From an optimization exercise on the open Yosys and OpenROAD flow, aimed at small area and few clock cycles; shortcuts taken in it are not production practice.
In this exercise RTL edits were held to simulation tests only and were not proved equivalent to the original.
The series may have gaps, and a smaller design here may also do less where the tests do not look.

**Run 1: clock nets**

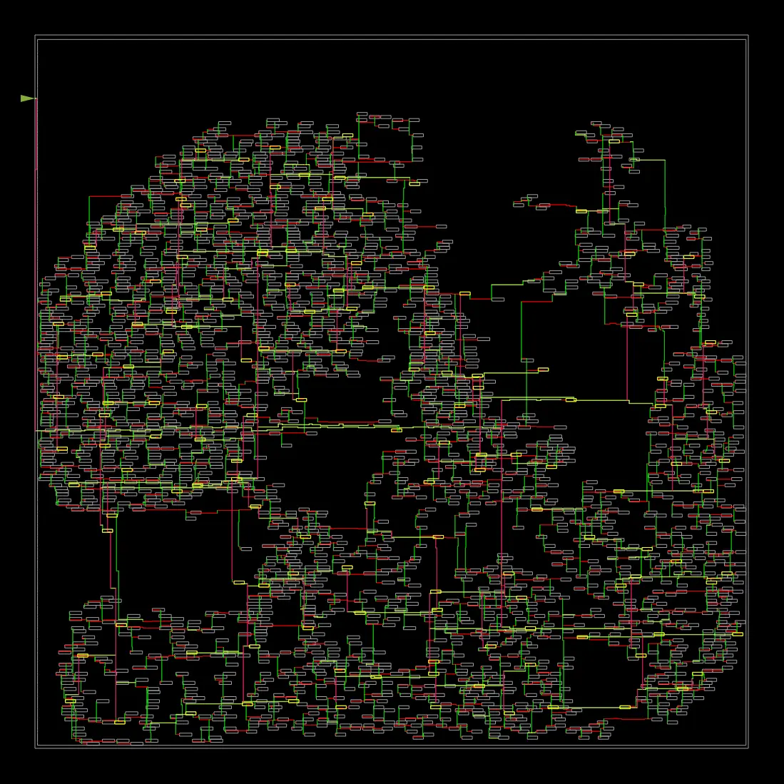
**Run 1: pin placement**

Pins as bars across the die edge, other pins in gray.
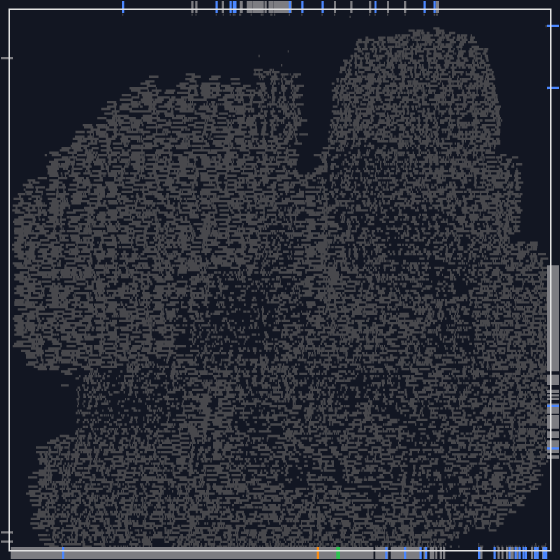
**Run 1: a small window of the routed layout**

Region (453, 453) to (503, 503) um. Cells in gray, sequential cells in the stronger gray; small squares are vias.
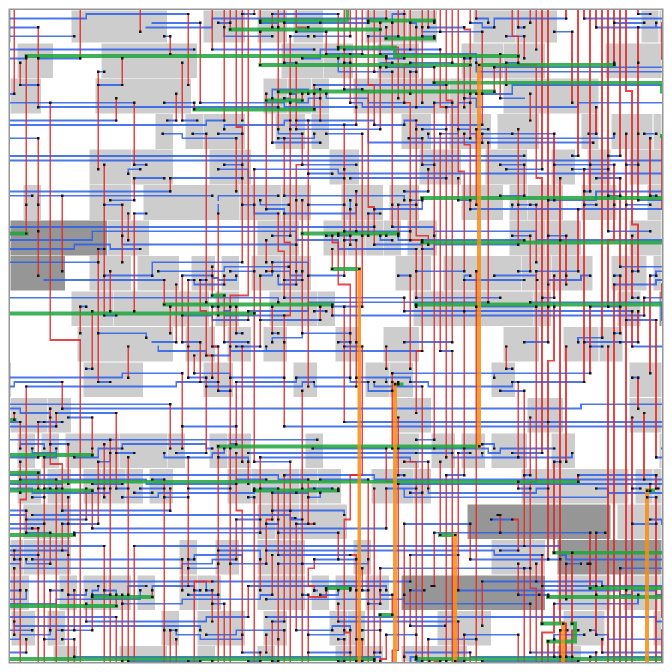
--- flow/design.v: outline only ---
// module cv32e40p_clock_gate: 8 lines
// module cv32e41s_sffr: 18 lines
// module cv32e41s_sffs: 18 lines
// module cv32e41s_alert: 35 lines
// module cv32e41s_alignment_buffer: 400 lines
// module cv32e41s_alu: 139 lines
// module cv32e41s_alu_b_cpop: 12 lines
// module cv32e41s_b_decoder: 289 lines
// module cv32e41s_clic_int_controller: 74 lines
// module cv32e41s_compressed_decoder: 284 lines
// module cv32e41s_controller: 161 lines
// module cv32e41s_controller_bypass: 160 lines
// module cv32e41s_controller_fsm: 771 lines
// module cv32e41s_cs_registers: 2767 lines
// module cv32e41s_csr: 70 lines
// module cv32e41s_data_obi_interface: 78 lines
// module cv32e41s_debug_triggers: 337 lines
// module cv32e41s_decoder: 190 lines
// module cv32e41s_div: 169 lines
// module cv32e41s_dummy_instr: 103 lines
// module cv32e41s_ex_stage: 295 lines
// module cv32e41s_ff_one: 52 lines
// module cv32e41s_i_decoder: 303 lines
// module cv32e41s_id_stage: 466 lines
// module cv32e41s_if_stage: 428 lines
// module cv32e41s_incore: 807 lines
// module cv32e41s_instr_obi_interface: 123 lines
// module cv32e41s_int_controller: 56 lines
// module cv32e41s_lfsr: 39 lines
// module cv32e41s_load_store_unit: 480 lines
// module cv32e41s_lsu_response_filter: 95 lines
// module cv32e41s_m_decoder: 87 lines
// module cv32e41s_mpu_test: 210 lines
// module cv32e41s_mpu_test_data: 210 lines
// module cv32e41s_mult: 134 lines
// module cv32e41s_obi_integrity_fifo: 104 lines
// module cv32e41s_pc_check: 125 lines
// module cv32e41s_pc_target: 31 lines
// module cv32e41s_pma: 63 lines
// module cv32e41s_pmp: 189 lines
// module cv32e41s_pmp_walker_64: 238 lines
// module cv32e41s_prefetch_unit: 100 lines
// module cv32e41s_prefetcher: 82 lines
// module cv32e41s_rchk_check: 22 lines
// module cv32e41s_register_file: 74 lines
// module cv32e41s_register_file_ecc: 42 lines
// module cv32e41s_register_file_wrapper: 46 lines
// module cv32e41s_sequencer: 248 lines
// module cv32e41s_sleep_unit: 44 lines
// module cv32e41s_wb_stage: 80 lines
// module cv32e41s_wpt: 85 lines
// module cv32e41s_write_buffer: 63 lines
// module cv32e41s_xpmp: 143 lines
module cv32e41s_incore 
#(
  parameter                             LIB                                     = 0,
  parameter logic RV32                                    = RV32I,
  parameter logic [1:0] B_EXT                                   = B_NONE,
  parameter logic [1:0] M_EXT                                   = M,
  parameter bit                         DEBUG                                   = 1,
  parameter logic [31:0]                DM_REGION_START                         = 32'hF0000000,
  parameter logic [31:0]                DM_REGION_END                           = 32'hF0003FFF,
  parameter int                         DBG_NUM_TRIGGERS                        = 1,
  parameter int                         PMA_NUM_REGIONS                         = 0,
  parameter logic [PMA_NUM_REGIONS*68-1:0]                   PMA_CFG            = '0,
  parameter bit                         CLIC                                    = 0,
  parameter int unsigned                CLIC_ID_WIDTH                           = 5,
  parameter int unsigned                CLIC_INTTHRESHBITS                      = 8,
  parameter int unsigned                PMP_GRANULARITY                         = 0,
  parameter int                         PMP_NUM_REGIONS                         = 0,
  parameter logic [PMP_NUM_REGIONS*8-1:0]                   PMP_PMPNCFG_RV     = '0,
  parameter logic [PMP_NUM_REGIONS*32-1:0]                PMP_PMPADDR_RV     = '0,
  // ...
==> flow/flow/run.sh <==
#!/bin/bash
# Layout flow: the standard flow (standard synthesis, floorplan, placement, routing) with
# - an area-oriented ABC script for the combinational mapping in synthesis (abc_area.script
#   beside this file; the flip-flops are mapped as in the standard synthesis),
# - clock tree synthesis without dummy loads, with larger sink clusters driven by
#   clkbuf_4/8/16 cells (fewer clock buffers),
# - the buffers placed on the ports made of the smallest buffer cell.
# Full tool output goes to flow_standard.log in the work folder (ORFS also keeps its
# per-step logs under orfs/logs/).
set -euo pipefail
rm -rf orfs_scripts
cp -r "$FLOW_HOME/scripts" orfs_scripts
cp flow/abc_area.script orfs_scripts/abc_area.script
export SCRIPTS_DIR="$PWD/orfs_scripts"
export CTS_ARGS="-sink_clustering_enable -repair_clock_nets -dont_use_dummy_load -buf_list {sky130_fd_sc_hd__clkbuf_4 sky130_fd_sc_hd__clkbuf_8 sky130_fd_sc_hd__clkbuf_16} -sink_clustering_size 20 -sink_clustering_max_diameter 170"
export BUFFER_PORTS_ARGS="-buffer_cell sky130_fd_sc_hd__buf_1"
bash standard.sh finish > flow_standard.log 2>&1
==> flow/flow/abc_area.script <==
strash
&get -n
&fraig -x
&put
scorr
dc2
strash
&get -n
&dch -f
&nf -R 1000
&put
topo
stime -c
buffer -c
upsize -c
dnsize -c
==> flow/standard.sh <==
#!/bin/bash
# synth_recipe.tcl (not shown) runs the flow's synth.tcl, then flattens the netlist and writes it again
# the make line also repeats each setting of config.mk as NAME=value (left out here)
make -C /OpenROAD-flow-scripts/flow DESIGN_CONFIG=/design/flow/config.mk WORK_HOME=/design/flow/orfs CLKGATE_MAP_FILE= SYNTH_SCRIPT=/design/flow/synth_recipe.tcl "${@:-finish}"
==> flow/config.mk <==
export PLATFORM = sky130hd
export DESIGN_NAME = cv32e41s_incore
export DESIGN_NICKNAME = cv32e41s_incore
export VERILOG_FILES = /design/flow/design.v
export SDC_FILE = /design/flow/constraint.sdc
export NUM_CORES = 8
export LEC_CHECK = 0
export ABC_AREA = 1
export CAP_MARGIN = 25
export CORE_MARGIN = 2
export CORE_UTILIZATION = 40
export SLEW_MARGIN = 25
==> flow/constraint.sdc <==
create_clock -name core_clock -period 20.0 [get_ports {clk_i}]
set_input_delay 4.0000 -clock core_clock [delete_from_list [all_inputs] [get_ports {clk_i}]]
set_output_delay 4.0000 -clock core_clock [all_outputs]
set_load 0.01 [all_outputs]
==> flow_summary.json, run 1 <==
{
  "synth-main-ff-cell": "edfxtp_1",
  "cp.required_ns": 16.00,
  "syn2layout_area_growth_pct": 8.05,
  "place_ws_ns": 2.75,
  "clock_path_buffers": 4,
  "drt_iter0_drc": 25200,
  "slew_violations": 0,
  "crit_fanout": 31,
  "ys_types": 104,
  "min_period_ns": 18.59,
  "finalNetCount": 18000,
  "reg2reg_setup_slack_ns": 3.98,
  "finClkSkew_ns": 0.140,
  "tightest_slew_ns": 1.30,
  "placed_cell_area_um2": 170000,
  "placedCellCount": 21800,
  "ctsHoldBuffers": 0,
  "drt_pre_antenna_iters": 13,
  "cts_tree": "yes",
  "detail-route-antenna-nets": 0,
  "hold_violations": 0,
  "rows": 232,
  "place.gp.congestion": 1.09,
  "syn_area_per_cell_um2": 9.61,
  "layout_common_cells": "o21ai_0, nand2_1, edfxtp_1, nor2_1, a21oi_1",
  "finalSetupViolCount": 0,
  "status": "finished clean",
  "async_flop_share_pct": 37.8,
  "clk_latency_ns": 0.97,
  "grt_overflow": 0,
  "grt_pass1_wl_um": 1090000,
  "syn-instance-count": 16700,
  "finalInstanceArea_um2": 174000,
  "critPathKind": "register to output pin",
  "h-tree-depth": 4,
  "fillCellCount": 38600,
  "cts.reportedPaths.clkPinSlew_ns": 0.10,
  "drc_errors": 0,
  "timing.hold.worst_path_depth": 0,
  "final_common_cell": "o21ai_0",
  "slowest_delay_ns": 0.73,
  "core_region_area_um2": 400000,
  "grt_setup_unrepaired": "false",
  "vias": 149000,
  "ys_ff_latch": 2441,
  "grt_max_degree": 157,
  "endpoint_kind": "output pin",
  "routed_via_density": 6.76,
  "dp_hpwl_um": 582000,
  "io_pins": 747,
  "grt_use_total_pct": 38.0,
  "drv_cap": 0,
  "grt_pass1_vias": 135000,
  "start_util_pct": 40.2,
  "slew_headroom_pct": 12.6,
  "r2r_cells": 63,
  "synth-edff-count": 1486,
  "tns_ns": 0,
  "post-cts-setup-buffers": 0,
  "yosysWarningCount": 347,
  "largest_register_ffs": 992,
  "finalCritPeriodShare_pct": 92.9,
  "die-area_um2": 407000,
  "wirelength_um": 802000,
  "seq_area_um2": 68400,
  "hold_path_class": "register to register",
  "wire_per_inst_um": 36.5,
  "setup_ws_ns": 1.41,
  "cpMostUsedCell": "o21a_1",
  "fmax_mhz": 53.8,
  "yosys.area.top_type": "edfxtp_1",
  "hold_ws_ns": 0.417,
  "multi_input_area_um2": 85200,
  "drive_above_1_share_pct": 9.48,
  "postLayoutCoreUtil_pct": 43.4,
  "fin_cells": 22000,
  "synth.yosys.seq_area_share_pct": 42.6,
  "startpoint_type": "register",
  "root_buffer": "clkbuf_16",
  "synth_top_area_share_pct": 27.8,
  "synth_area_um2": 161000,
  "slowest_stage": "a221oi_1",
  "cp.arrival_ns": 14.59,
  "cts_resized": 0,
  "antenna_found_initial": 93,
  "ys_top_cells_by_area": "edfxtp_1, dfrtp_1, ha_1"
}
Testbench counts for the RTL of run 1, summed over its fixed seeds: cycles 1,166,485.
Notes on 'clock nets' above:
clk sinks: 2441
layout clock buffer count: 145
CTS Buf Count: 145

Notes on 'pin placement' above:
green -> `instr_prot_o`  # pins 3, direction output, edge bottom
orange -> `data_dbg_o`  # pins 1, direction output, edge bottom
blue -> `pmp_lsu_addr_o`  # pins 32, direction output, edge 17 bottom, 11 top, 4 right
all pins by edge = 548 bottom, 137 right, 59 top, 3 left
die width: 638 um
Die Y-Extent: 638 um
buffers added on ports: 484

Notes on 'a small window of the routed layout' above:
blue -> M1
red -> M2
orange -> M4
green -> M3
most frequent = xnor2_1 (20), nor2_1 (19), buf_4 (15)
sequential cells in the window = 4
cells with their middle in the window = 168

[run 1: critical path, delay by kind of cell, from the launching register on]
family | cells | cell delay [ns]
compound gates | 28 | 5.72
simple gates | 19 | 5.01
buf+inv | 4 | 1.13
mux | 1 | 0.64
flops | 1 | 0.51
fa+ha+maj | 1 | 0.34
xor+xnor | 2 | 0.31
[run 1: synthesized netlist by cell type, drive strengths merged, types with 32 or more instances]
master   instances
nor4            94
clkbuf        1075
buf            353
nor2          1503
o31ai           43
mux4           144
xnor2          584
fa             298
dfrtp          890
a221o           81
o22ai          656
inv            669
o21ai         1639
mux2i          399
nand2b         100
dfxtp           32
and3            45
nand2         1530
edfxtp        1486
or2             63
a211oi         113
a22o            77
mux2           218
nor3           186
ha             636
dfstp           33
o21a            44
nand4           97
and2            65
a222oi         204
o211ai         110
a31oi           74
o2bb2ai         64
xor2           151
a22oi          286
nand3          239
or3             51
o221ai          86
a21o           136
a221oi         370
o22a            33
o21bai          40
a21oi         1356
nor2b           66
[run 1: cell families (layout without fill, tap and decap cells)]
kind of cell,after synthesis,after routing,share of synthesized area [%]
compound gates,5621,5621,22.2
xor+xnor,735,735,4.01
simple gates,4120,4120,11.1
mux,761,761,6.04
other cells,2,142,0.00467
buf+inv,2105,1978,5.36
fa+ha+maj,934,934,8.67
flops,2441,2441,42.6
[run 1: per-layer routing]
| metal | up-vias | wire length (um) | track usage (%) |
|---|---|---|---|
| met1 | 73400 | 302000 | 49.9 |
| met4 | 48 | 63900 | 24.6 |
| met3 | 2175 | 109000 | 11.9 |
| met2 | 11300 | 327000 | 53.7 |
| met5 | - | 606 | 0.260 |
| li1 | 61700 | - | - |
[run 1: final cells by class]
cell class              instances  area share [%]
repair buffers               1156            4.05
well taps                    5265            3.79
multi-input cells           12300            49.1
inverters                     677            1.47
diodes                         61          0.0879
clock buffers                 145            2.09
flip-flops and latches       2441            39.4
**Run 1: M1 wires**

Scale bar: 200 um. Cells faint in the background.
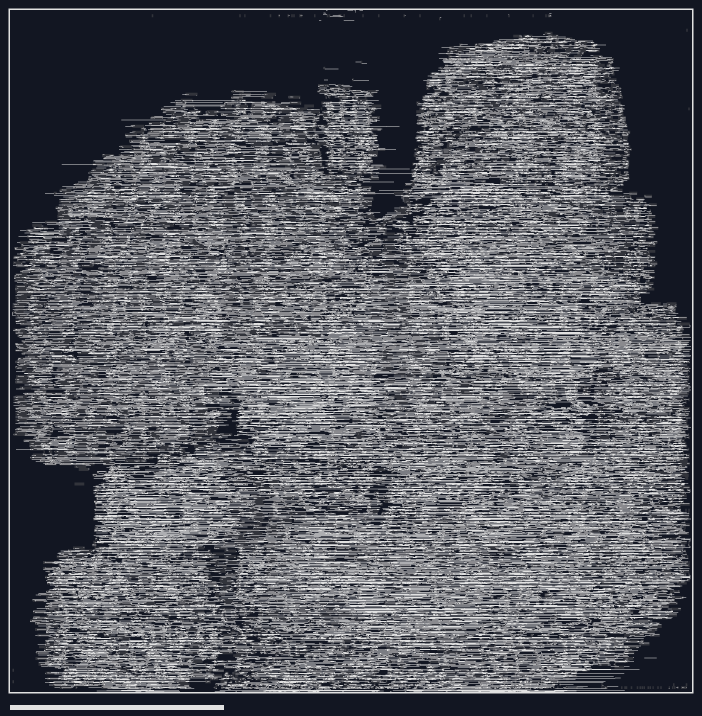

==> run 1 -> run 2 <==
==> flow/flow/abc_area.script (replaced) <==
strash
&get -n
&fraig -x
&put
scorr
dc2
strash
balance
rewrite
refactor
balance
rewrite
rewrite -z
balance
refactor -z
rewrite -z
balance
dc2
strash
dch -f
amap
topo
stime -c
buffer -c
upsize -c
dnsize -c
**Run 2: M1 wires**

Scale bar: 200 um. Cells faint in the background.
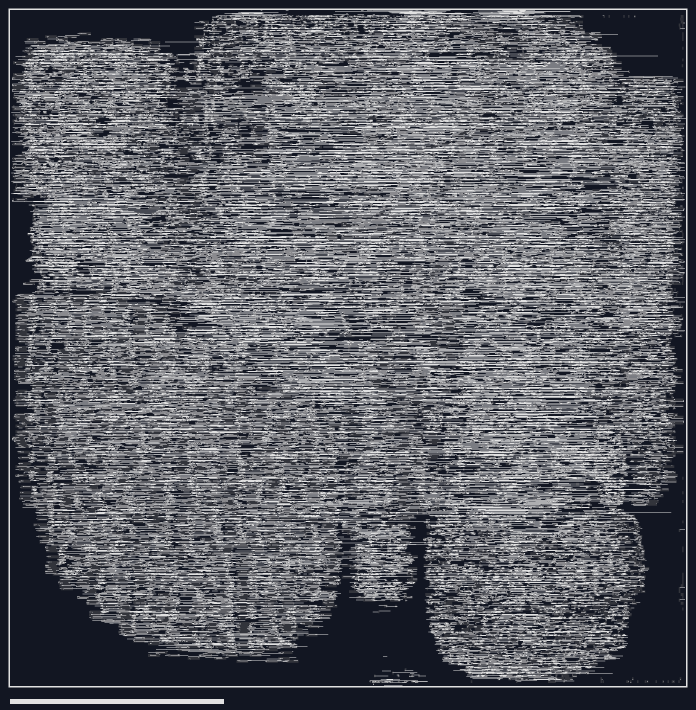
nets with wire on the layer = 17420
longest straight run = 152 um
share of all routed wire = 37%
vias post-DR: 158000
drt total wl: 877000 um
met1 usage: 54.5%

**Run 2: pin placement**

Pins as bars across the die edge, other pins in gray.
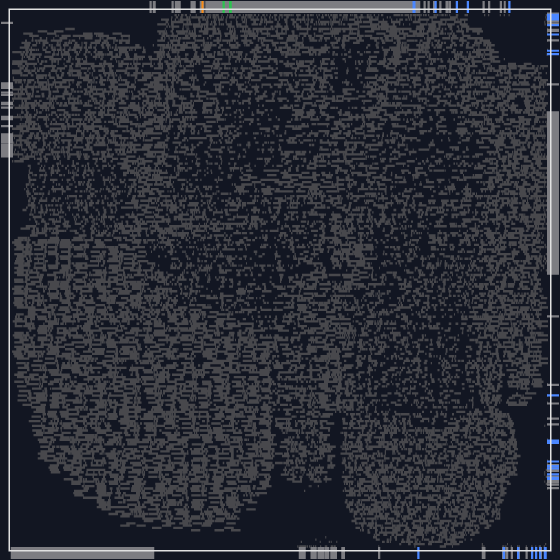
blue -> `pmp_lsu_addr_o`  # pins 32, direction output, edge 18 right, 8 bottom, 6 top
orange -> `data_dbg_o`  # pins 1, direction output, edge top
green -> `instr_prot_o`  # pins 3, direction output, edge top
all pins by edge = 304 top, 232 bottom, 180 right, 31 left
Die Y-Extent: 633 um
die width: 633 um

==> flow_summary.json, run 2 <==
{
  "setup_ws_ns": 1.03,
  "reg2reg_setup_slack_ns": 3.69,
  "slowest_stage": "nor4b_1",
  "place.gp.congestion": 1.08,
  "synth_top_area_share_pct": 28.2,
  "cts.reportedPaths.clkPinSlew_ns": 0.10,
  "startpoint_type": "register",
  "slew_headroom_pct": 14.9,
  "ys_top_cells_by_area": "edfxtp_1, dfrtp_1, o22ai_1",
  "routed_via_density": 6.98,
  "synth-main-ff-cell": "edfxtp_1",
  "tightest_slew_ns": 1.26,
  "clock_path_buffers": 4,
  "ys_types": 92,
  "grt_max_degree": 142,
  "fmax_mhz": 52.7,
  "grt_setup_unrepaired": "false",
  "postLayoutCoreUtil_pct": 43.6,
  "cts_tree": "yes",
  "min_period_ns": 18.97,
  "grt_use_total_pct": 42.1,
  "syn-instance-count": 17400,
  "grt_overflow": 0,
  "slowest_delay_ns": 0.58,
  "status": "finished clean",
  "clock-sinks": 2441,
  "cp.required_ns": 16.00,
  "grt_pass1_vias": 143000,
  "finalCritPeriodShare_pct": 94.9,
  "drv_cap": 0,
  "final_common_cell": "nor2_1",
  "io_pins": 747,
  "r2r_cells": 79,
  "drt_pre_antenna_iters": 15,
  "die-area_um2": 401000,
  "ctsHoldBuffers": 0,
  "finalInstanceArea_um2": 171000,
  "port_buffers": 484,
  "drive_above_1_share_pct": 8.27,
  "syn_area_per_cell_um2": 9.11,
  "ys_ff_latch": 2441,
  "core_region_area_um2": 393000,
  "finalSetupViolCount": 0,
  "cts_made_buffers": 145,
  "post-cts-setup-buffers": 0,
  "tns_ns": 0,
  "finalNetCount": 18700,
  "cpMostUsedCell": "o21ai_2",
  "yosysMostFrequentCell": "nor2_1",
  "start_util_pct": 40.2,
  "placedCellCount": 22400,
  "synth_area_um2": 158000,
  "h-tree-depth": 4,
  "grt_pass1_wl_um": 1190000,
  "synthTopCellsByCount": "nor2_1, nand2_1, inv_1, edfxtp_1, o22ai_1",
  "detail-route-antenna-nets": 0,
  "cp.arrival_ns": 14.97,
  "drc_errors": 0,
  "cts_resized": 0,
  "clk_latency_ns": 0.98,
  "critPathKind": "register to output pin",
  "hold_violations": 0,
  "yosys.area.top_type": "edfxtp_1",
  "timing.hold.worst_path_depth": 0,
  "synth.yosys.seq_area_share_pct": 43.2,
  "root_buffer": "clkbuf_16",
  "rows": 230,
  "finClkSkew_ns": 0.146,
  "crit_fanout": 20,
  "placed_cell_area_um2": 167000,
  "antenna_found_initial": 96,
  "hold_path_class": "register to register",
  "layout_common_cells": "nor2_1, nand2_1, inv_1, edfxtp_1, o22ai_1",
  "syn2layout_area_growth_pct": 8.30,
  "synth-edff-count": 1486,
  "endpoint_kind": "output pin",
  "place_ws_ns": 2.22,
  "slew_violations": 0,
  "yosysWarningCount": 347,
  "largest_register_ffs": 992,
  "dp_hpwl_um": 639000,
  "drt_iter0_drc": 28300,
  "fin_cells": 22600,
  "async_flop_share_pct": 37.8,
  "hold_ws_ns": 0.449,
  "wire_per_inst_um": 38.8
}
**Run 2: a small window of the routed layout**

Region (450, 450) to (500, 500) um. Cells in gray, sequential cells in the stronger gray; small squares are vias.
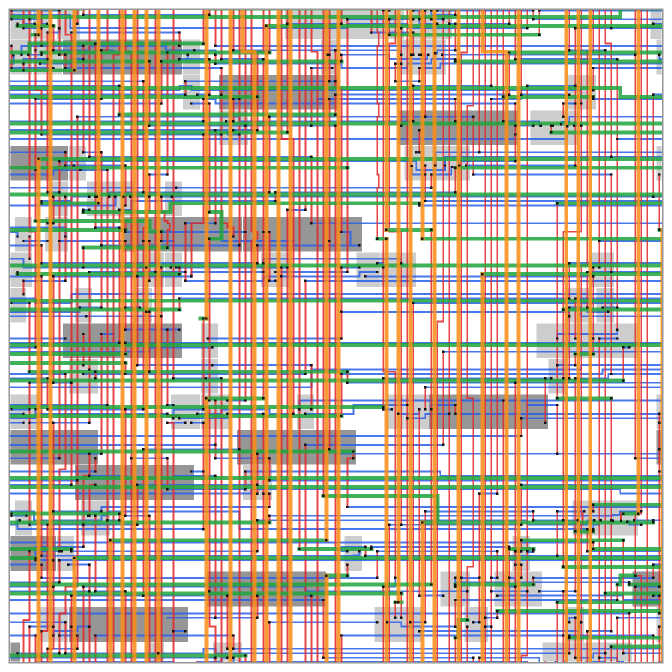
orange -> M4
blue -> M1
red -> M2
green -> M3
most frequent = inv_1 (16), dfrtp_1 (12), o22ai_1 (11)
cells with their middle in the window = 72
sequential cells in the window = 12

[run 2: cell types whose count changed after synthesis, sizes merged, moves of 321 or more]
cell    before   now
xnor2      584     6
a21oi     1356   983
o22ai      656  1284
inv        669  1547
o21ai     1639  1161
nor2      1503  1890
o22a        33   354
mux2i      399     0
o221ai      86   476
[run 2: worst max-delay path: cells and delay by family (launching register included)]
kind | cells | cell delay, ns
DFF | 1 | 0.44
adders and majority gates | 1 | 0.26
AOI/OAI and AO/OA | 38 | 7.59
and+or+nand+nor | 23 | 3.63
buffers and inverters | 9 | 2.06
[run 2: logic make-up after synthesis]
logic type,Yosys count,synth area share [%]
compound gates,6453,28.3
simple gates,4460,11.9
buf+inv,3050,7.71
flops,2441,43.2
fa+ha+maj,934,8.80
xor+xnor,17,0.0941
other cells,2,0.00475
[run 2: final cells by class]
cell class | count | area [um^2]
fillers | 38700 | 222000
clock buffers | 145 | 3630
inverters | 1597 | 6030
flip-flops and latches | 2441 | 68400
well taps | 5220 | 6530
multi-input cells | 11900 | 79400
diodes | 59 | 148
repair buffers | 1169 | 7190
[run 2: metal layers]
layer / wire (um) / track usage, % / up-vias
met5: 330 / 0.278 / -
met4: 69700 / 27.6 / 30
met3: 118000 / 13.3 / 2341
met2: 361000 / 60.3 / 12200
met1: 328000 / 54.5 / 77900
li1: - / - / 65100
**Run 2: clock nets**

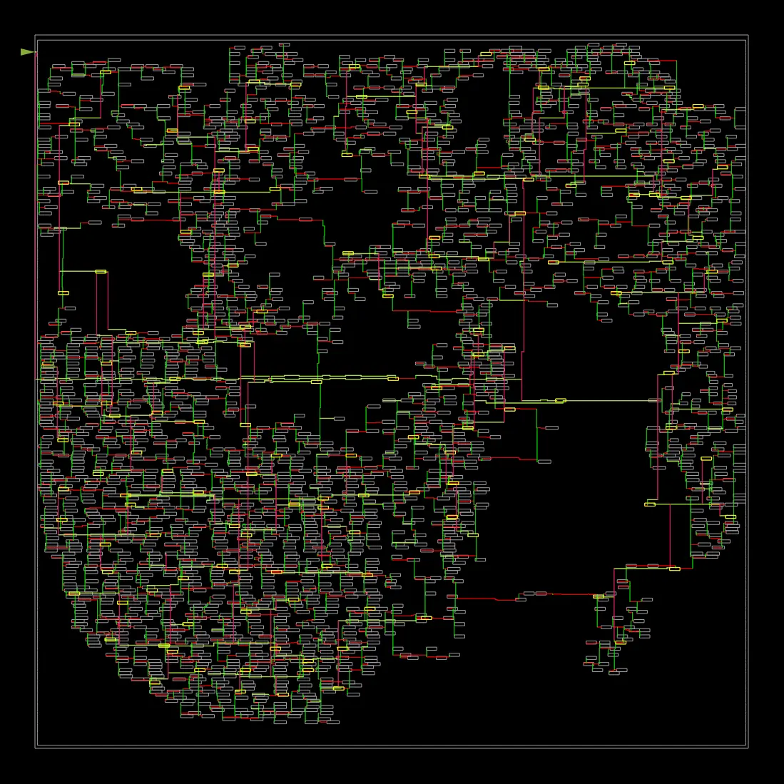

==> run 2 -> run 3 <==
--- a/flow/flow/run.sh
+++ b/flow/flow/run.sh
@@ -1,6 +1,6 @@
 #!/bin/bash
 # Layout flow: the standard flow (standard synthesis, floorplan, placement, routing) with
-# - an area-oriented ABC script for the combinational mapping in synthesis (abc_area.script
+# - an area-oriented ABC script (with a time-limited &deepsyn pass) for the combinational mapping in synthesis (abc_area.script
 #   beside this file; the flip-flops are mapped as in the standard synthesis),
 # - clock tree synthesis without dummy loads, with larger sink clusters driven by
 #   clkbuf_4/8/16 cells (fewer clock buffers),
--- a/flow/flow/abc_area.script
+++ b/flow/flow/abc_area.script
@@ -17,6 +17,10 @@
 balance
 dc2
 strash
+&get -n
+&deepsyn -T 180
+&put
+strash
 dch -f
 amap
 topo
**Run 3: clock nets**

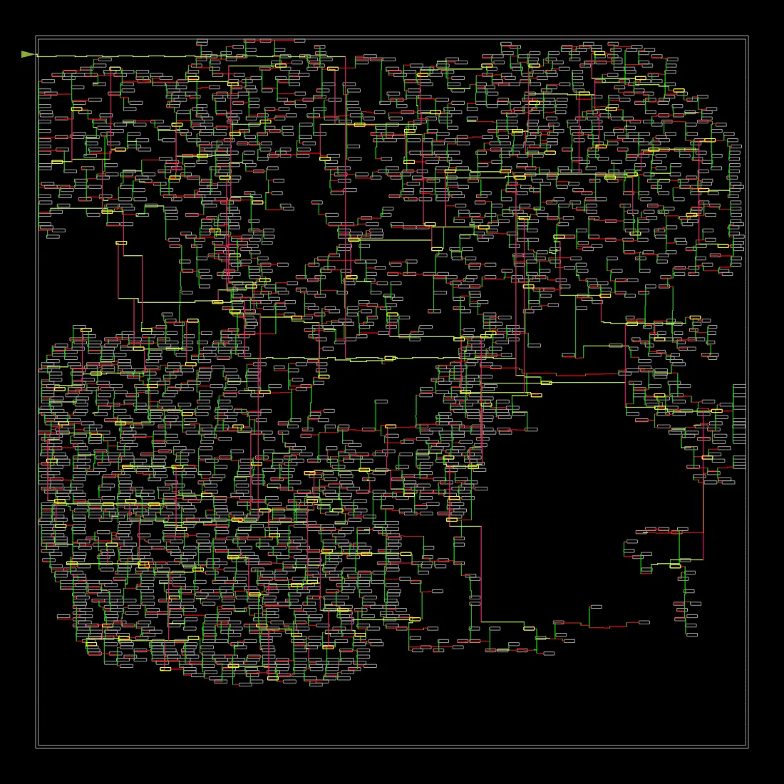
Worst Clk Skew: 0.132 ns
CTS Buf Count: 144
Worst-Skew Late Latency: 0.97 ns

**Run 3: M1 wires**

Scale bar: 200 um. Cells faint in the background.
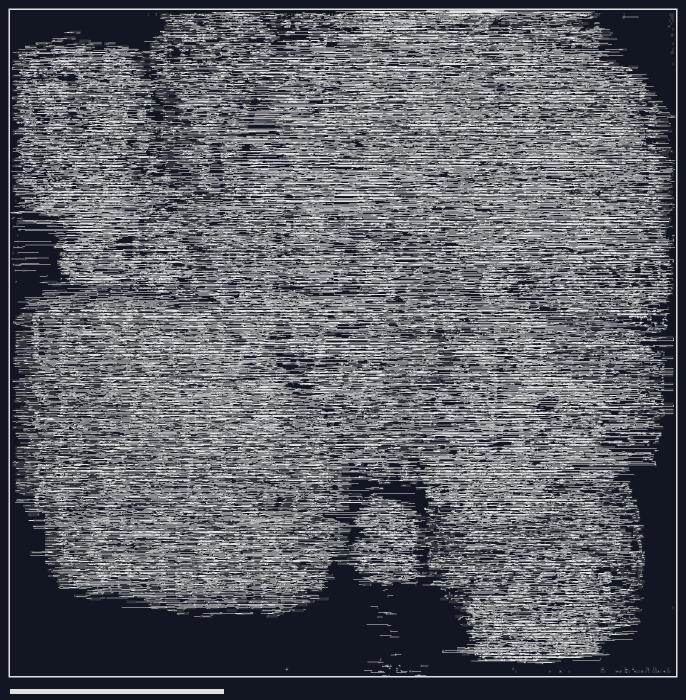
share of all routed wire = 35%
nets with wire on the layer = 16837
longest straight run = 159 um
met1 usage: 56.1%
drt total wl: 911000 um
vias post-DR: 157000

**Run 3: a small window of the routed layout**

Region (442, 442) to (492, 492) um. Cells in gray, sequential cells in the stronger gray; small squares are vias.
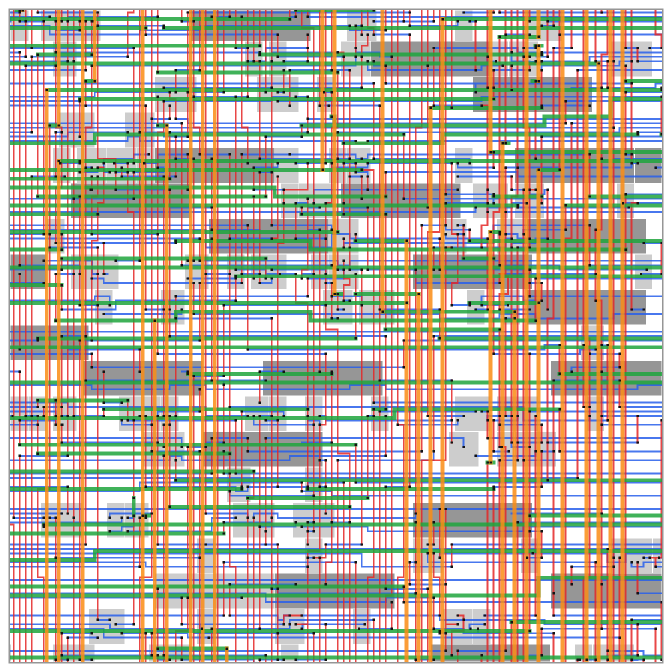
blue -> M1
orange -> M4
green -> M3
red -> M2
most frequent = dfrtp_1 (20), nor2_1 (19), inv_1 (14)
cells with their middle in the window = 111
sequential cells in the window = 20

==> flow_summary.json, run 3 <==
{
  "status": "finished clean",
  "hold_violations": 0,
  "place.gp.congestion": 1.12,
  "grt_pass1_wl_um": 1210000,
  "antenna_found_initial": 106,
  "fin_cells": 21700,
  "synth-main-ff-cell": "edfxtp_1",
  "cp.arrival_ns": 14.83,
  "placedCellCount": 21500,
  "seq_area_um2": 68400,
  "yosysWarningCount": 347,
  "async_flop_share_pct": 37.8,
  "syn2layout_area_growth_pct": 9.02,
  "clock_path_buffers": 4,
  "finalSetupViolCount": 0,
  "drc_errors": 0,
  "endpoint_kind": "output pin",
  "finalNetCount": 18000,
  "ys_ff_latch": 2441,
  "cpMostUsedCell": "nor2_1",
  "detail-route-antenna-nets": 0,
  "chipWidth_um": 623,
  "reg2reg_setup_slack_ns": 2.21,
  "slew_violations": 0,
  "start_util_pct": 40.1,
  "drt_pre_antenna_iters": 14,
  "synthTopCellsByCount": "nor2_1, inv_1, edfxtp_1, o22ai_1, a21oi_1",
  "finalCritPeriodShare_pct": 94.1,
  "startpoint_type": "register",
  "largest_register_ffs": 992,
  "die_y_um": 623,
  "fillCellCount": 37500,
  "place_ws_ns": 2.75,
  "grt_overflow": 0,
  "setup_ws_ns": 1.17,
  "path_delay_family": "compound AO/OA/AOI/OAI gates",
  "rows": 227,
  "timing.hold.worst_path_depth": 0,
  "port_buffers": 484,
  "synth_top_area_share_pct": 29.1,
  "hold_path_class": "register to register",
  "tightest_slew_ns": 1.33,
  "worstSetupPathDepth": 67,
  "slowest_delay_ns": 0.71,
  "post-cts-setup-buffers": 0,
  "grt_max_degree": 154,
  "drt_iter0_drc": 34100,
  "synth-edff-count": 1486,
  "layout_common_cells": "nor2_1, inv_1, edfxtp_1, o22ai_1, a21oi_1",
  "path_buf_inv": 9,
  "dp_hpwl_um": 663000,
  "cp.required_ns": 16.00,
  "syn_area_per_cell_um2": 9.40,
  "yosys.area.top_type": "edfxtp_1",
  "clock-sinks": 2441,
  "tns_ns": 0,
  "slowest_stage": "a31oi_1",
  "ys_types": 124,
  "yosysMostFrequentCell": "nor2_1",
  "min_period_ns": 18.83,
  "io_pins": 747,
  "crit_fanout": 25,
  "fmax_mhz": 53.1,
  "synth.yosys.seq_area_share_pct": 44.6,
  "grt_pass1_vias": 141000,
  "grt_setup_unrepaired": "false",
  "synth_area_um2": 153000,
  "cts_resized": 0,
  "final_common_cell": "nor2_1",
  "multi_input_area_um2": 74100,
  "core_region_area_um2": 382000,
  "drive_above_1_share_pct": 8.27,
  "routed_via_density": 7.22,
  "ys_top_cells_by_area": "edfxtp_1, dfrtp_1, ha_1",
  "r2r_cells": 87,
  "slew_headroom_pct": 9.88,
  "cts_tree": "yes",
  "syn-instance-count": 16300,
  "cts.reportedPaths.clkPinSlew_ns": 0.10,
  "wire_per_inst_um": 42.0,
  "critPathKind": "register to output pin",
  "ctsHoldBuffers": 0,
  "grt_use_total_pct": 45.0,
  "hold_ws_ns": 0.456,
  "die-area_um2": 388000,
  "drv_cap": 0,
  "root_buffer": "clkbuf_16",
  "h-tree-depth": 4
}
==> run 3: through the flow <==
step	utilization, %	area (um^2)
after floorplan	-	154000
after CTS	43.7	167000
after global placement	42.6	163000
after detailed placement	42.7	163000
after global routing	43.7	167000
final	43.8	167000
==> run 3: cells by family (layout without fill, tap and decap cells) <==
group	Yosys count	in the layout	share of synthesized area (%)
AO/OA/AOI/OAI	5848	5848	26.6
XOR/XNOR	30	30	0.171
adder cells (fa/ha/maj)	934	934	9.08
buffers and inverters	3048	3243	8.22
flip-flops	2441	2441	44.6
other	2	167	0.00490
AND/OR/NAND/NOR	4014	4014	11.3
==> run 3: routing by layer <==
metal | global-route usage (%) | share of wire (%)
met1 | 56.1 | 35
met2 | 61.9 | 39
met3 | 18.7 | 16
met4 | 33.1 | 9.5
met5 | 0.630 | 0.090
==> run 3: layout make-up <==
class,count,share of cell area [%]
antenna,86,0.129
inverter,1902,4.29
timing repair buffer,1197,4.42
multi-input combinational,10900,44.3
clock buffer,144,2.16
sequential,2441,40.9
tap,5038,3.77
**Run 3: pin placement**

Pins as bars across the die edge, other pins in gray.
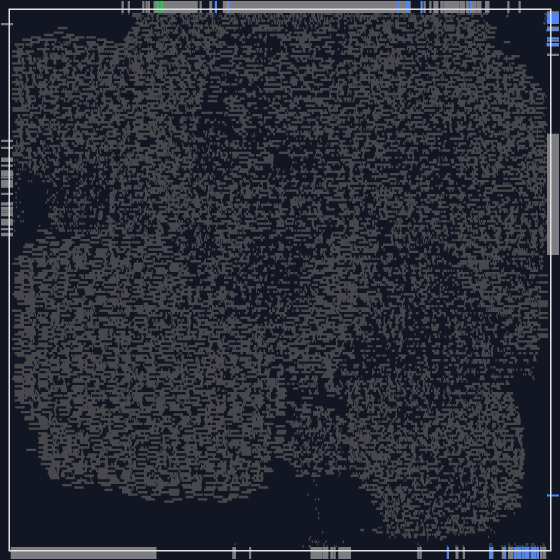

==> run 3 -> run 4 <==
--- a/flow/flow/abc_area.script
+++ b/flow/flow/abc_area.script
@@ -18,7 +18,7 @@
 dc2
 strash
 &get -n
-&deepsyn -T 180
+&deepsyn -T 600
 &put
 strash
 dch -f
**Run 4: pin placement**

Pins as bars across the die edge, other pins in gray.
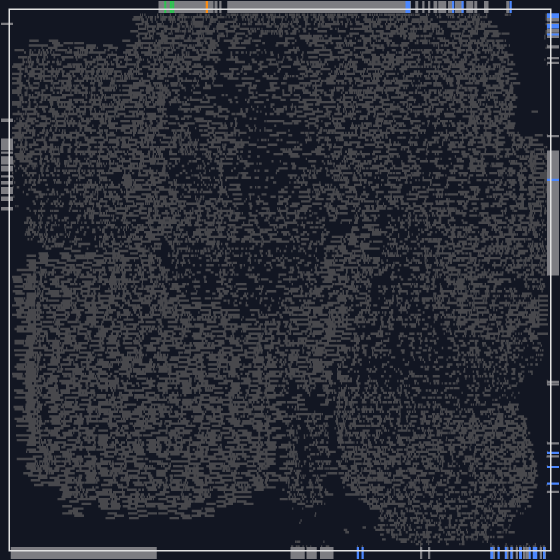
green -> `instr_prot_o`  # pins 3, direction output, edge top
orange -> `data_dbg_o`  # pins 1, direction output, edge top
blue -> `pmp_lsu_addr_o`  # pins 32, direction output, edge 14 bottom, 11 right, 7 top
Die Y-Extent: 622 um
die width: 622 um

**Run 4: clock nets**

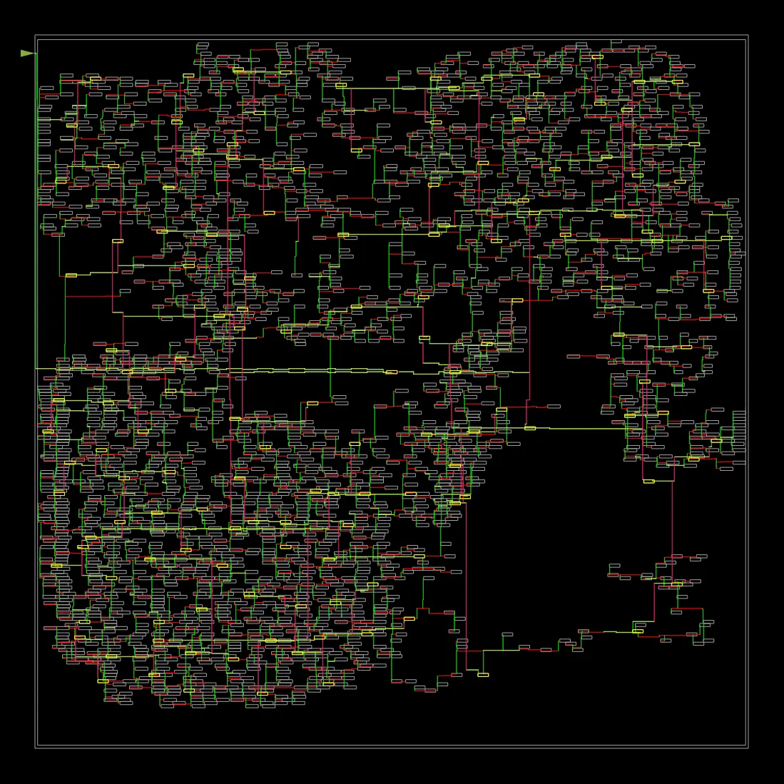
layout clock buffer count: 146
CTS Buf Count: 146
sequential cell count: 2441

==> flow_summary.json, run 4 <==
{
  "synth.yosys.seq_area_share_pct": 44.8,
  "slew_violations": 0,
  "synth_top_area_share_pct": 29.3,
  "r2r_cells": 88,
  "status": "finished clean",
  "vias": 156000,
  "startpoint_type": "register",
  "tns_ns": 0,
  "antenna_found_initial": 107,
  "rows": 226,
  "synth-edff-count": 1486,
  "crit_fanout": 15,
  "grt_pass1_wl_um": 1220000,
  "core_region_area_um2": 379000,
  "syn-instance-count": 16300,
  "cts.reportedPaths.clkPinSlew_ns": 0.11,
  "syn2layout_area_growth_pct": 9.18,
  "wire_per_inst_um": 42.1,
  "fmax_mhz": 51.4,
  "tightest_slew_ns": 1.36,
  "grt_setup_unrepaired": "false",
  "hold_violations": 0,
  "drv_cap": 0,
  "ys_ff_latch": 2441,
  "root_buffer": "clkbuf_16",
  "place.gp.congestion": 1.10,
  "timing.hold.worst_path_depth": 0,
  "port_buffers": 484,
  "endpoint_kind": "output pin",
  "critPathKind": "register to output pin",
  "ys_types": 112,
  "clk_latency_ns": 1.01,
  "finalNetCount": 17900,
  "cp.required_ns": 16.00,
  "min_period_ns": 19.45,
  "ys_top_cells_by_area": "edfxtp_1, dfrtp_1, ha_1",
  "slowest_delay_ns": 0.61,
  "grt_use_total_pct": 45.3,
  "synth_area_um2": 153000,
  "cpMostUsedCell": "nor2_1",
  "reg2reg_setup_slack_ns": 1.84,
  "finalCritPeriodShare_pct": 97.3,
  "synth-main-ff-cell": "edfxtp_1",
  "grt_overflow": 0,
  "syn_area_per_cell_um2": 9.38,
  "start_util_pct": 40.2,
  "ctsHoldBuffers": 0,
  "slowest_stage": "a31oi_4",
  "drt_iter0_drc": 34200,
  "h-tree-depth": 4,
  "cts_tree": "yes",
  "async_flop_share_pct": 37.8,
  "final_common_cell": "nor2_1",
  "routed_via_density": 7.18,
  "yosysWarningCount": 347,
  "grt_pass1_vias": 140000,
  "layout_common_cells": "nor2_1, inv_1, edfxtp_1, a21oi_1, o22ai_1",
  "drive_above_1_share_pct": 8.32,
  "drt_pre_antenna_iters": 13,
  "cp.arrival_ns": 15.45,
  "dp_hpwl_um": 667000,
  "synthTopCellsByCount": "nor2_1, inv_1, edfxtp_1, a21oi_1, o22ai_1",
  "slew_headroom_pct": 9.41,
  "die-area_um2": 386000,
  "wirelength_um": 913000,
  "clock_path_buffers": 4,
  "detail-route-antenna-nets": 0,
  "hold_path_class": "register to register",
  "largest_register_ffs": 992,
  "finalSetupViolCount": 0,
  "yosysMostFrequentCell": "nor2_1",
  "grt_max_degree": 141,
  "clock-sinks": 2441,
  "postLayoutCoreUtil_pct": 43.9,
  "io_pins": 747,
  "drc_errors": 0,
  "yosys.area.top_type": "edfxtp_1",
  "finClkSkew_ns": 0.172
}
**Run 4: a small window of the routed layout**

Region (441, 441) to (491, 491) um. Cells in gray, sequential cells in the stronger gray; small squares are vias.
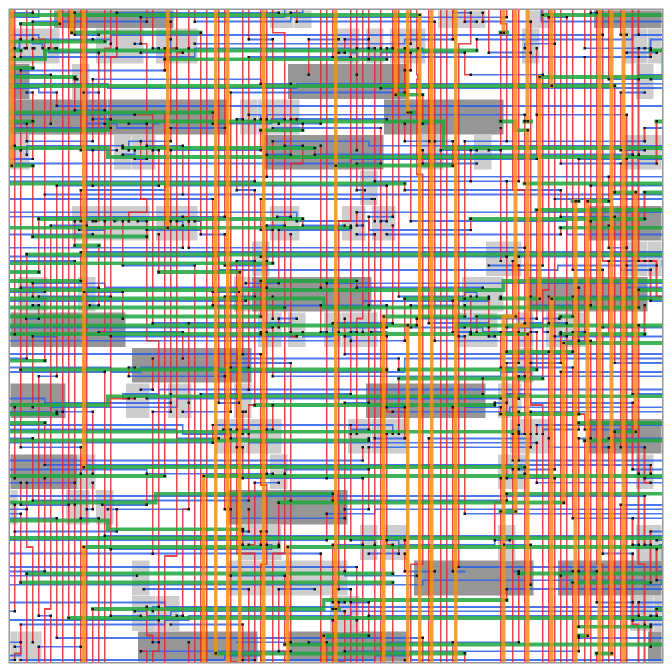
orange -> M4
green -> M3
blue -> M1
red -> M2
sequential cells in the window = 20
most frequent = dfrtp_1 (20), nor2_1 (13)
cells with their middle in the window = 94

[run 4: cell count changes after synthesis, sizes merged, moves of 28 or more]
cell,previous run,this run
a2111oi,198,162
a221oi,292,369
nor2,2138,2071
clkbuf,875,843
nand2,920,1004
and3,82,54
a211oi,175,119
a21oi,965,1071
o22ai,1140,1018
o21ai,969,1069
o22a,149,103
[run 4: worst max-delay path, delay by kind of cell (launching register included)]
| kind | cells | cell delay [ns] |
|---|---|---|
| compound gates | 26 | 6.40 |
| simple gates | 34 | 4.46 |
| buf+inv | 13 | 2.81 |
| flops | 1 | 0.58 |
| fa+ha+maj | 1 | 0.25 |
[run 4: per-layer routing]
layer / share of wire [%] / global-route usage [%] / vias up
li1: - / - / 61500
met1: 36 / 57.7 / 76200
met2: 40 / 62.8 / 14300
met3: 15 / 17.0 / 3369
met4: 9.0 / 32.0 / 52
met5: 0.072 / 0.494 / -
[run 4: cells by family after synthesis]
group / after synthesis / synth area share [%]
AOI/OAI and AO/OA: 5836 / 26.6
xor gates and xnor gates: 21 / 0.121
adders and majority gates: 934 / 9.13
buffers and inverters: 3038 / 8.15
DFF: 2441 / 44.8
other: 2 / 0.00492
and+or+nand+nor: 3992 / 11.2
[run 4: repair_timing]
action                                  CTS  global route
gates resized for setup                   0             5
endpoints found under the setup margin    0             3
setup buffers                             0             0
[run 4: area by class of cell]
| class | count | area [um^2] |
|---|---|---|
| Antenna cell | 74 | 185 |
| Sequential cell | 2441 | 68400 |
| Timing Repair Buffer | 1188 | 7340 |
| Tap cell | 5016 | 6280 |
| Multi-Input combinational cell | 10900 | 73400 |
| Clock buffer | 146 | 3650 |
| Inverter | 1932 | 7290 |
| Fill cell | 37200 | 213000 |
[run 4: metrics by stage]
stage | hold WS, ns | setup WS, ns | cells | instance area, um^2
6_report | 0.434 | 0.550 | 21700 | 167000
5_1_grt | 0.467 | 0.0102 | 21600 | 166000
4_1_cts | 0.457 | 0.715 | 21600 | 166000
3_5_place_dp | 0.433 | 1.75 | 21400 | 162000
3_3_place_gp | 0.429 | 1.70 | 21400 | 162000
2_1_floorplan | 0.426 | 4.79 | 16300 | 153000
==> run 4 -> run 5 <==
--- a/flow/flow/abc_area.script
+++ b/flow/flow/abc_area.script
@@ -18,7 +18,7 @@
 dc2
 strash
 &get -n
-&deepsyn -T 600
+&deepsyn -T 1200
 &put
 strash
 dch -f
**Run 5: M1 wires**

Scale bar: 200 um. Cells faint in the background.
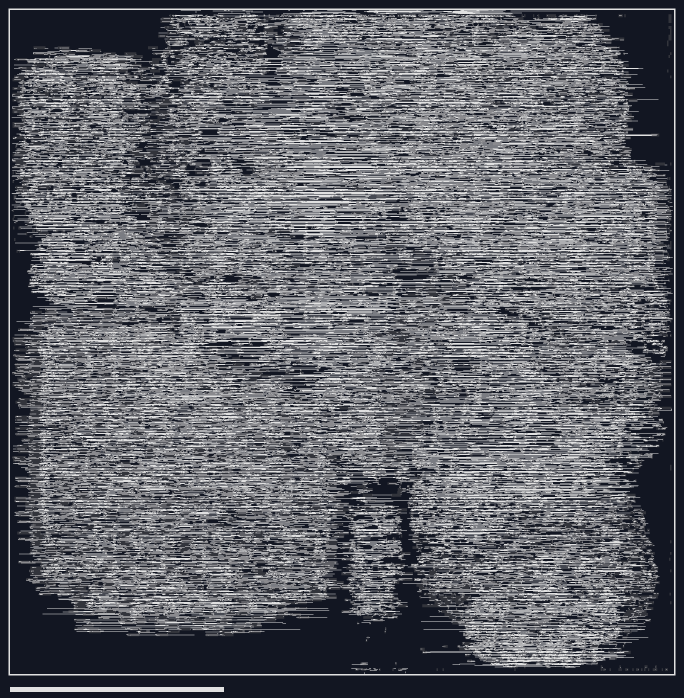
main direction = horizontal
longest straight run = 148 um
wire length on this layer = 330 mm
nets with wire on the layer = 16809
vias post-DR: 156000
drt total wl: 913000 um

==> flow_summary.json, run 5 <==
{
  "status": "finished clean",
  "drc_errors": 0,
  "critPathKind": "register to output pin",
  "port_buffers": 484,
  "finalCritPeriodShare_pct": 97.3,
  "place.gp.congestion": 1.10,
  "ys_ff_latch": 2441,
  "fillCellCount": 37200,
  "async_flop_share_pct": 37.8,
  "place_ws_ns": 1.75,
  "drv_cap": 0,
  "antenna_found_initial": 107,
  "yosys.area.top_type": "edfxtp_1",
  "syn2layout_area_growth_pct": 9.18,
  "cts.reportedPaths.clkPinSlew_ns": 0.11,
  "tns_ns": 0,
  "endpoint_kind": "output pin",
  "io_pins": 747,
  "post-cts-setup-buffers": 0,
  "finalInstanceArea_um2": 167000,
  "cpMostUsedCell": "nor2_1",
  "synth_area_um2": 153000,
  "ys_top_cells_by_area": "edfxtp_1, dfrtp_1, ha_1",
  "hold_path_class": "register to register",
  "synth.yosys.seq_area_share_pct": 44.8,
  "die-area_um2": 386000,
  "timing.hold.worst_path_depth": 0,
  "syn-instance-count": 16300,
  "grt_pass1_vias": 140000,
  "drt_iter0_drc": 34200,
  "r2r_cells": 88,
  "clk_latency_ns": 1.01,
  "slew_violations": 0,
  "h-tree-depth": 4,
  "finalNetCount": 17900,
  "cp.arrival_ns": 15.45,
  "syn_area_per_cell_um2": 9.38,
  "setup_ws_ns": 0.550,
  "synthTopCellsByCount": "nor2_1, inv_1, edfxtp_1, a21oi_1, o22ai_1",
  "crit_fanout": 15,
  "hold_violations": 0,
  "layout_common_cells": "nor2_1, inv_1, edfxtp_1, a21oi_1, o22ai_1",
  "cp.required_ns": 16.00,
  "slew_headroom_pct": 9.41,
  "grt_overflow": 0,
  "tightest_slew_ns": 1.36,
  "detail-route-antenna-nets": 0,
  "drive_above_1_share_pct": 8.32,
  "synth_top_area_share_pct": 29.3,
  "start_util_pct": 40.2,
  "yosysMostFrequentCell": "nor2_1",
  "worstSetupPathDepth": 74,
  "placedCellCount": 21400,
  "routed_via_density": 7.18,
  "largest_register_ffs": 992,
  "slowest_delay_ns": 0.61,
  "synth-main-ff-cell": "edfxtp_1",
  "clock-sinks": 2441,
  "finalSetupViolCount": 0,
  "chipWidth_um": 622,
  "final_common_cell": "nor2_1",
  "die_y_um": 622,
  "core_region_area_um2": 379000,
  "slowest_stage": "a31oi_4",
  "grt_pass1_wl_um": 1220000,
  "cts_tree": "yes",
  "fin_cells": 21700,
  "path_buf_inv": 13,
  "reg2reg_setup_slack_ns": 1.84,
  "ys_types": 112,
  "rows": 226,
  "path_delay_family": "compound AO/OA/AOI/OAI gates",
  "cts_made_buffers": 146,
  "clock_path_buffers": 4,
  "startpoint_type": "register",
  "synth-edff-count": 1486,
  "root_buffer": "clkbuf_16",
  "finClkSkew_ns": 0.172,
  "grt_setup_unrepaired": "false",
  "drt_pre_antenna_iters": 13,
  "placed_cell_area_um2": 162000,
  "fmax_mhz": 51.4,
  "grt_max_degree": 141,
  "dp_hpwl_um": 667000,
  "grt_use_total_pct": 45.3,
  "wire_per_inst_um": 42.1,
  "yosysWarningCount": 347,
  "min_period_ns": 19.45
}
run 5: stage by stage:
step | util, % | hold slack [ns]
after global placement | 42.7 | 0.429
after global routing | 43.9 | 0.467
after CTS | 43.8 | 0.457
after detailed placement | 42.8 | 0.433
after floorplan | - | 0.426
final | 43.9 | 0.434
run 5: kinds of logic after synthesis:
logic type | after synthesis | synth area share [%]
other | 2 | 0.00492
flip-flops | 2441 | 44.8
AO/OA/AOI/OAI | 5836 | 26.6
XOR/XNOR | 21 | 0.121
adder cells (fa/ha/maj) | 934 | 9.13
buffers and inverters | 3038 | 8.15
AND/OR/NAND/NOR | 3992 | 11.2
run 5: timing repair:
item	4_1_cts	5_1_grt
setup endpoints to repair	0	3
resized for setup	0	5
hold buffers	0	0
run 5: layer usage:
layer  wire length (um)  vias up  global-route usage [%]
met5                657        -                   0.494
met4              82300       52                    32.0
met3             138000     3369                    17.0
met2             363000    14300                    62.8
met1             330000    76200                    57.7
li1                   -    61500                       -
run 5: final cells by class:
cell class,instances,area [um^2],area share [%]
timing repair buffer,1188,7340,4.41
clock buffer,146,3650,2.19
multi-input combinational,10900,73400,44.1
tap,5016,6280,3.77
antenna,74,185,0.111
inverter,1932,7290,4.38
sequential,2441,68400,41.1
==> run 5 -> run 6 <==
==> flow/flow/run.sh (replaced) <==
#!/bin/bash
# Layout flow: the standard flow (standard synthesis, floorplan, placement, routing) with
# - an area-oriented ABC script (with a time-limited &deepsyn pass) for the combinational mapping in synthesis (abc_area.script
#   beside this file; the flip-flops are mapped as in the standard synthesis), with the
#   full/half adders left to ABC instead of the library's adder cells (ADDER_MAP_FILE empty),
# - clock tree synthesis without dummy loads, with larger sink clusters driven by
#   clkbuf_4/8/16 cells (fewer clock buffers),
# - the buffers placed on the ports made of the smallest buffer cell.
# Full tool output goes to flow_standard.log in the work folder (ORFS also keeps its
# per-step logs under orfs/logs/).
set -euo pipefail
rm -rf orfs_scripts
cp -r "$FLOW_HOME/scripts" orfs_scripts
cp flow/abc_area.script orfs_scripts/abc_area.script
export SCRIPTS_DIR="$PWD/orfs_scripts"
export ADDER_MAP_FILE=
export CTS_ARGS="-sink_clustering_enable -repair_clock_nets -dont_use_dummy_load -buf_list {sky130_fd_sc_hd__clkbuf_4 sky130_fd_sc_hd__clkbuf_8 sky130_fd_sc_hd__clkbuf_16} -sink_clustering_size 20 -sink_clustering_max_diameter 170"
export BUFFER_PORTS_ARGS="-buffer_cell sky130_fd_sc_hd__buf_1"
bash standard.sh finish > flow_standard.log 2>&1
--- a/flow/flow/abc_area.script
+++ b/flow/flow/abc_area.script
@@ -18,7 +18,7 @@
 dc2
 strash
 &get -n
-&deepsyn -T 1200
+&deepsyn -T 180
 &put
 strash
 dch -f
--- a/flow/config.mk
+++ b/flow/config.mk
@@ -9,4 +9,5 @@
 export CAP_MARGIN = 25
 export CORE_MARGIN = 2
 export CORE_UTILIZATION = 40
+export SETUP_SLACK_MARGIN = 3.0
 export SLEW_MARGIN = 25
**Run 6: pin placement**

Pins as bars across the die edge, other pins in gray.
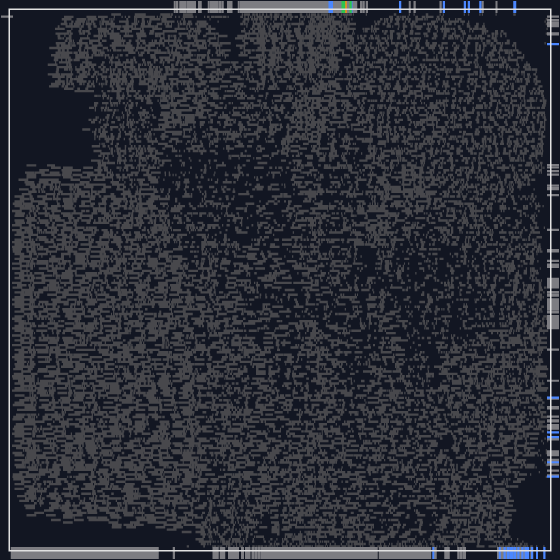
green -> `instr_prot_o`  # pins 3, direction output, edge top
blue -> `pmp_lsu_addr_o`  # pins 32, direction output, edge 16 bottom, 10 top, 6 right
orange -> `data_dbg_o`  # pins 1, direction output, edge top
Die Y-Extent: 613 um
die width: 613 um

**Run 6: M1 wires**

Scale bar: 200 um. Cells faint in the background.
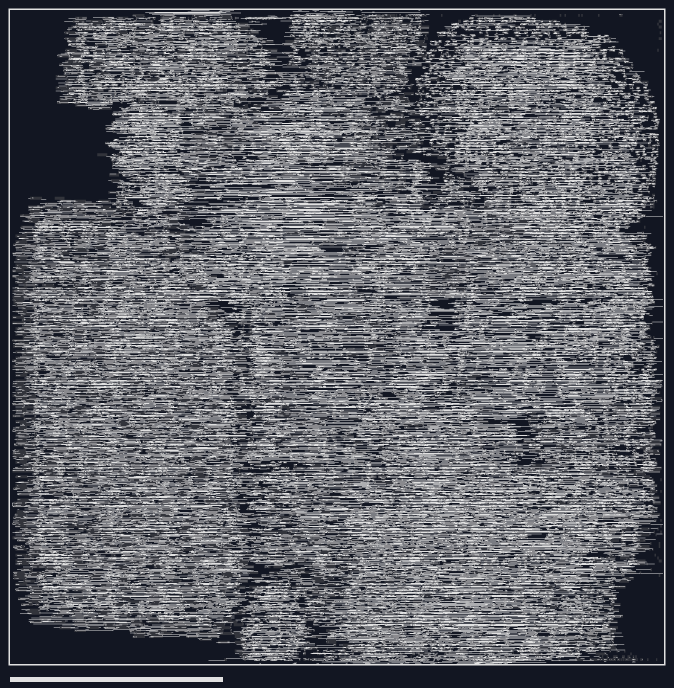
nets with wire on the layer = 17459
wire length on this layer = 319 mm
longest straight run = 206 um
main direction = horizontal
drt total wl: 948000 um
vias post-DR: 163000
met1 usage: 56.5%

==> flow_summary.json, run 6 <==
{
  "status": "finished clean",
  "die-area_um2": 376000,
  "ys_top_cells_by_area": "edfxtp_1, dfrtp_1, nor2_1",
  "dp_hpwl_um": 697000,
  "grt_overflow": 0,
  "synth-main-ff-cell": "edfxtp_1",
  "clock-sinks": 2441,
  "drc_errors": 0,
  "clk_latency_ns": 1.02,
  "seq_area_um2": 68400,
  "layout_common_cells": "nor2_1, inv_1, edfxtp_1, nand2_1, a21oi_1",
  "finClkSkew_ns": 0.206,
  "cp.arrival_ns": 15.54,
  "yosysMostFrequentCell": "nor2_1",
  "hold_path_class": "register to register",
  "rows": 223,
  "endpoint_kind": "output pin",
  "timing.hold.worst_path_depth": 0,
  "place.gp.congestion": 1.18,
  "wire_per_inst_um": 41.2,
  "io_pins": 747,
  "start_util_pct": 40.2,
  "fillCellCount": 36600,
  "routed_via_density": 7.06,
  "finalCritPeriodShare_pct": 97.7,
  "slowest_delay_ns": 0.59,
  "synthTopCellsByCount": "nor2_1, inv_1, edfxtp_1, nand2_1, a21oi_1",
  "finalInstanceArea_um2": 168000,
  "multi_input_area_um2": 71400,
  "ctsHoldBuffers": 0,
  "antenna_found_initial": 110,
  "slew_headroom_pct": 10.5,
  "grt_use_total_pct": 48.6,
  "synth_top_area_share_pct": 30.1,
  "synth.yosys.seq_area_share_pct": 46.1,
  "cts_made_buffers": 144,
  "drt_iter0_drc": 31200,
  "slowest_stage": "a221o_4",
  "finalSetupViolCount": 0,
  "min_period_ns": 19.54,
  "finalNetCount": 18400,
  "ys_types": 119,
  "syn2layout_area_growth_pct": 13.0,
  "cts.reportedPaths.clkPinSlew_ns": 0.10,
  "syn-instance-count": 17300,
  "grt_setup_unrepaired": "true",
  "cts_tree": "yes",
  "grt_pass1_vias": 144000,
  "synth-edff-count": 1486,
  "r2r_cells": 125,
  "synth_area_um2": 148000,
  "root_buffer": "clkbuf_16",
  "port_buffers": 484,
  "cp.required_ns": 16.00,
  "core_region_area_um2": 369000,
  "async_flop_share_pct": 37.8,
  "drive_above_1_share_pct": 12.4,
  "grt_pass1_wl_um": 1250000,
  "grt_max_degree": 146,
  "clock_path_buffers": 4,
  "syn_area_per_cell_um2": 8.58,
  "slew_violations": 0,
  "h-tree-depth": 4,
  "drt_pre_antenna_iters": 14,
  "reg2reg_setup_slack_ns": 0.50,
  "critPathKind": "register to output pin",
  "detail-route-antenna-nets": 0,
  "tightest_slew_ns": 1.33,
  "final_common_cell": "nor2_1",
  "placed_cell_area_um2": 159000,
  "startpoint_type": "register",
  "largest_register_ffs": 992,
  "ys_ff_latch": 2441,
  "hold_violations": 0,
  "yosys.area.top_type": "edfxtp_1",
  "crit_fanout": 16,
  "drv_cap": 0,
  "yosysWarningCount": 347,
  "fmax_mhz": 51.2,
  "cpMostUsedCell": "o21ai_2"
}
**Run 6: a small window of the routed layout**

Region (435, 435) to (485, 485) um. Cells in gray, sequential cells in the stronger gray; small squares are vias.
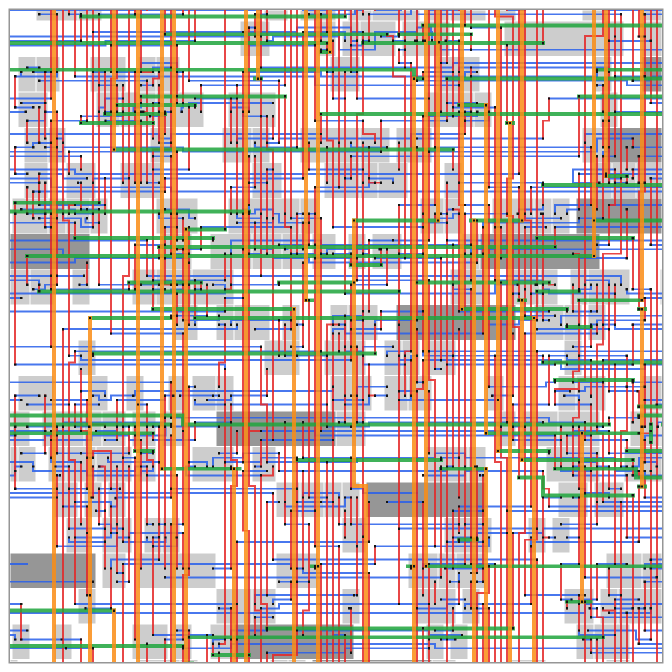
red -> M2
blue -> M1
green -> M3
orange -> M4
most frequent = nor2_1 (36), inv_1 (19)
sequential cells in the window = 8
cells with their middle in the window = 184

-- run 6: critical path: cells and delay by family (launching register included) --
kind | cells | cell delay (ns)
flip-flops | 1 | 0.49
AO/OA/AOI/OAI | 53 | 8.39
buffers and inverters | 34 | 3.84
AND/OR/NAND/NOR | 16 | 1.79
-- run 6: timing repair --
item	CTS	global route
setup endpoints to repair	57	73
pin swaps	75	125
buffers inserted	113	105
gates cloned	6	1
gates resized for setup	294	302
-- run 6: layout make-up --
cell class | count | area share [%]
multi-input combinational | 12000 | 42.6
sequential | 2441 | 40.8
timing repair buffer | 1569 | 6.42
inverter | 1839 | 4.18
tap | 4950 | 3.69
clock buffer | 144 | 2.15
antenna | 110 | 0.164
-- run 6: layer usage --
layer	track usage [%]	part of all wire, %
met5	0.155	0.043
met4	46.0	12
met3	18.0	14
met2	68.8	40
met1	56.5	34
-- run 6: cells by family (layout without fill, tap and decap cells) --
group	count (synthesis)	after routing	share of synthesized area [%]
compound gates	6656	6656	30.4
xor+xnor	18	18	0.106
buf+inv	2963	3552	8.38
flops	2441	2441	46.1
other cells	2	191	0.00506
simple gates	5200	5204	15.0
-- run 6: through the flow --
step           util, %  TNS [ns]  std cells  worst slack [ns]  hold slack [ns]
2_1_floorplan        -         0      17400              2.54            0.424
3_3_place_gp      43.1   -0.0352      22500           -0.0352            0.430
3_5_place_dp      43.1   -0.0812      22500           -0.0812            0.430
4_1_cts           44.7         0      22800              1.02            0.393
5_1_grt           45.3     -1.68      22900            -0.275            0.391
6_report          45.4         0      23000             0.462            0.393

## separate check: timing with driven ports
How much do the figures lean on ideal ports? The routed layouts below were timed once more, with nothing changed but the port constraints.
Step 1 assumes that a clkbuf_16 drives the clock port and a buf_2 every other input.
Step 2, shift: input delay + t, output delay - t, t = (earliest + latest rising clock arrival at the registers) / 2. This alone moves slack from input paths to output paths.
Slacks: ideal ports / drivers / drivers and shift; pairs: ideal ports / drivers.
run | t (ns) | setup slack, ns | worst setup path at the end | worst register clock-pin slew, ns | cell pins on the clock port's net
run 1 | 1.017 | 1.411 / 1.295 / 2.312 | register to output | 0.12 / 0.12 | 1
run 2 | 1.021 | 1.026 / 0.911 / 1.932 | register to output | 0.11 / 0.11 | 1
run 3 | 1.015 | 1.172 / 1.055 / 2.070 | register to output | 0.11 / 0.11 | 1
run 4 | 1.022 | 0.550 / 0.455 / 1.476 | register to output | 0.11 / 0.11 | 1
run 5 | 1.022 | 0.550 / 0.455 / 1.476 | register to output | 0.11 / 0.11 | 1
run 6 | 1.029 | 0.462 / 0.346 / 0.498 | register to register | 0.12 / 0.12 | 1
After both steps setup and hold are still met in every run listed.
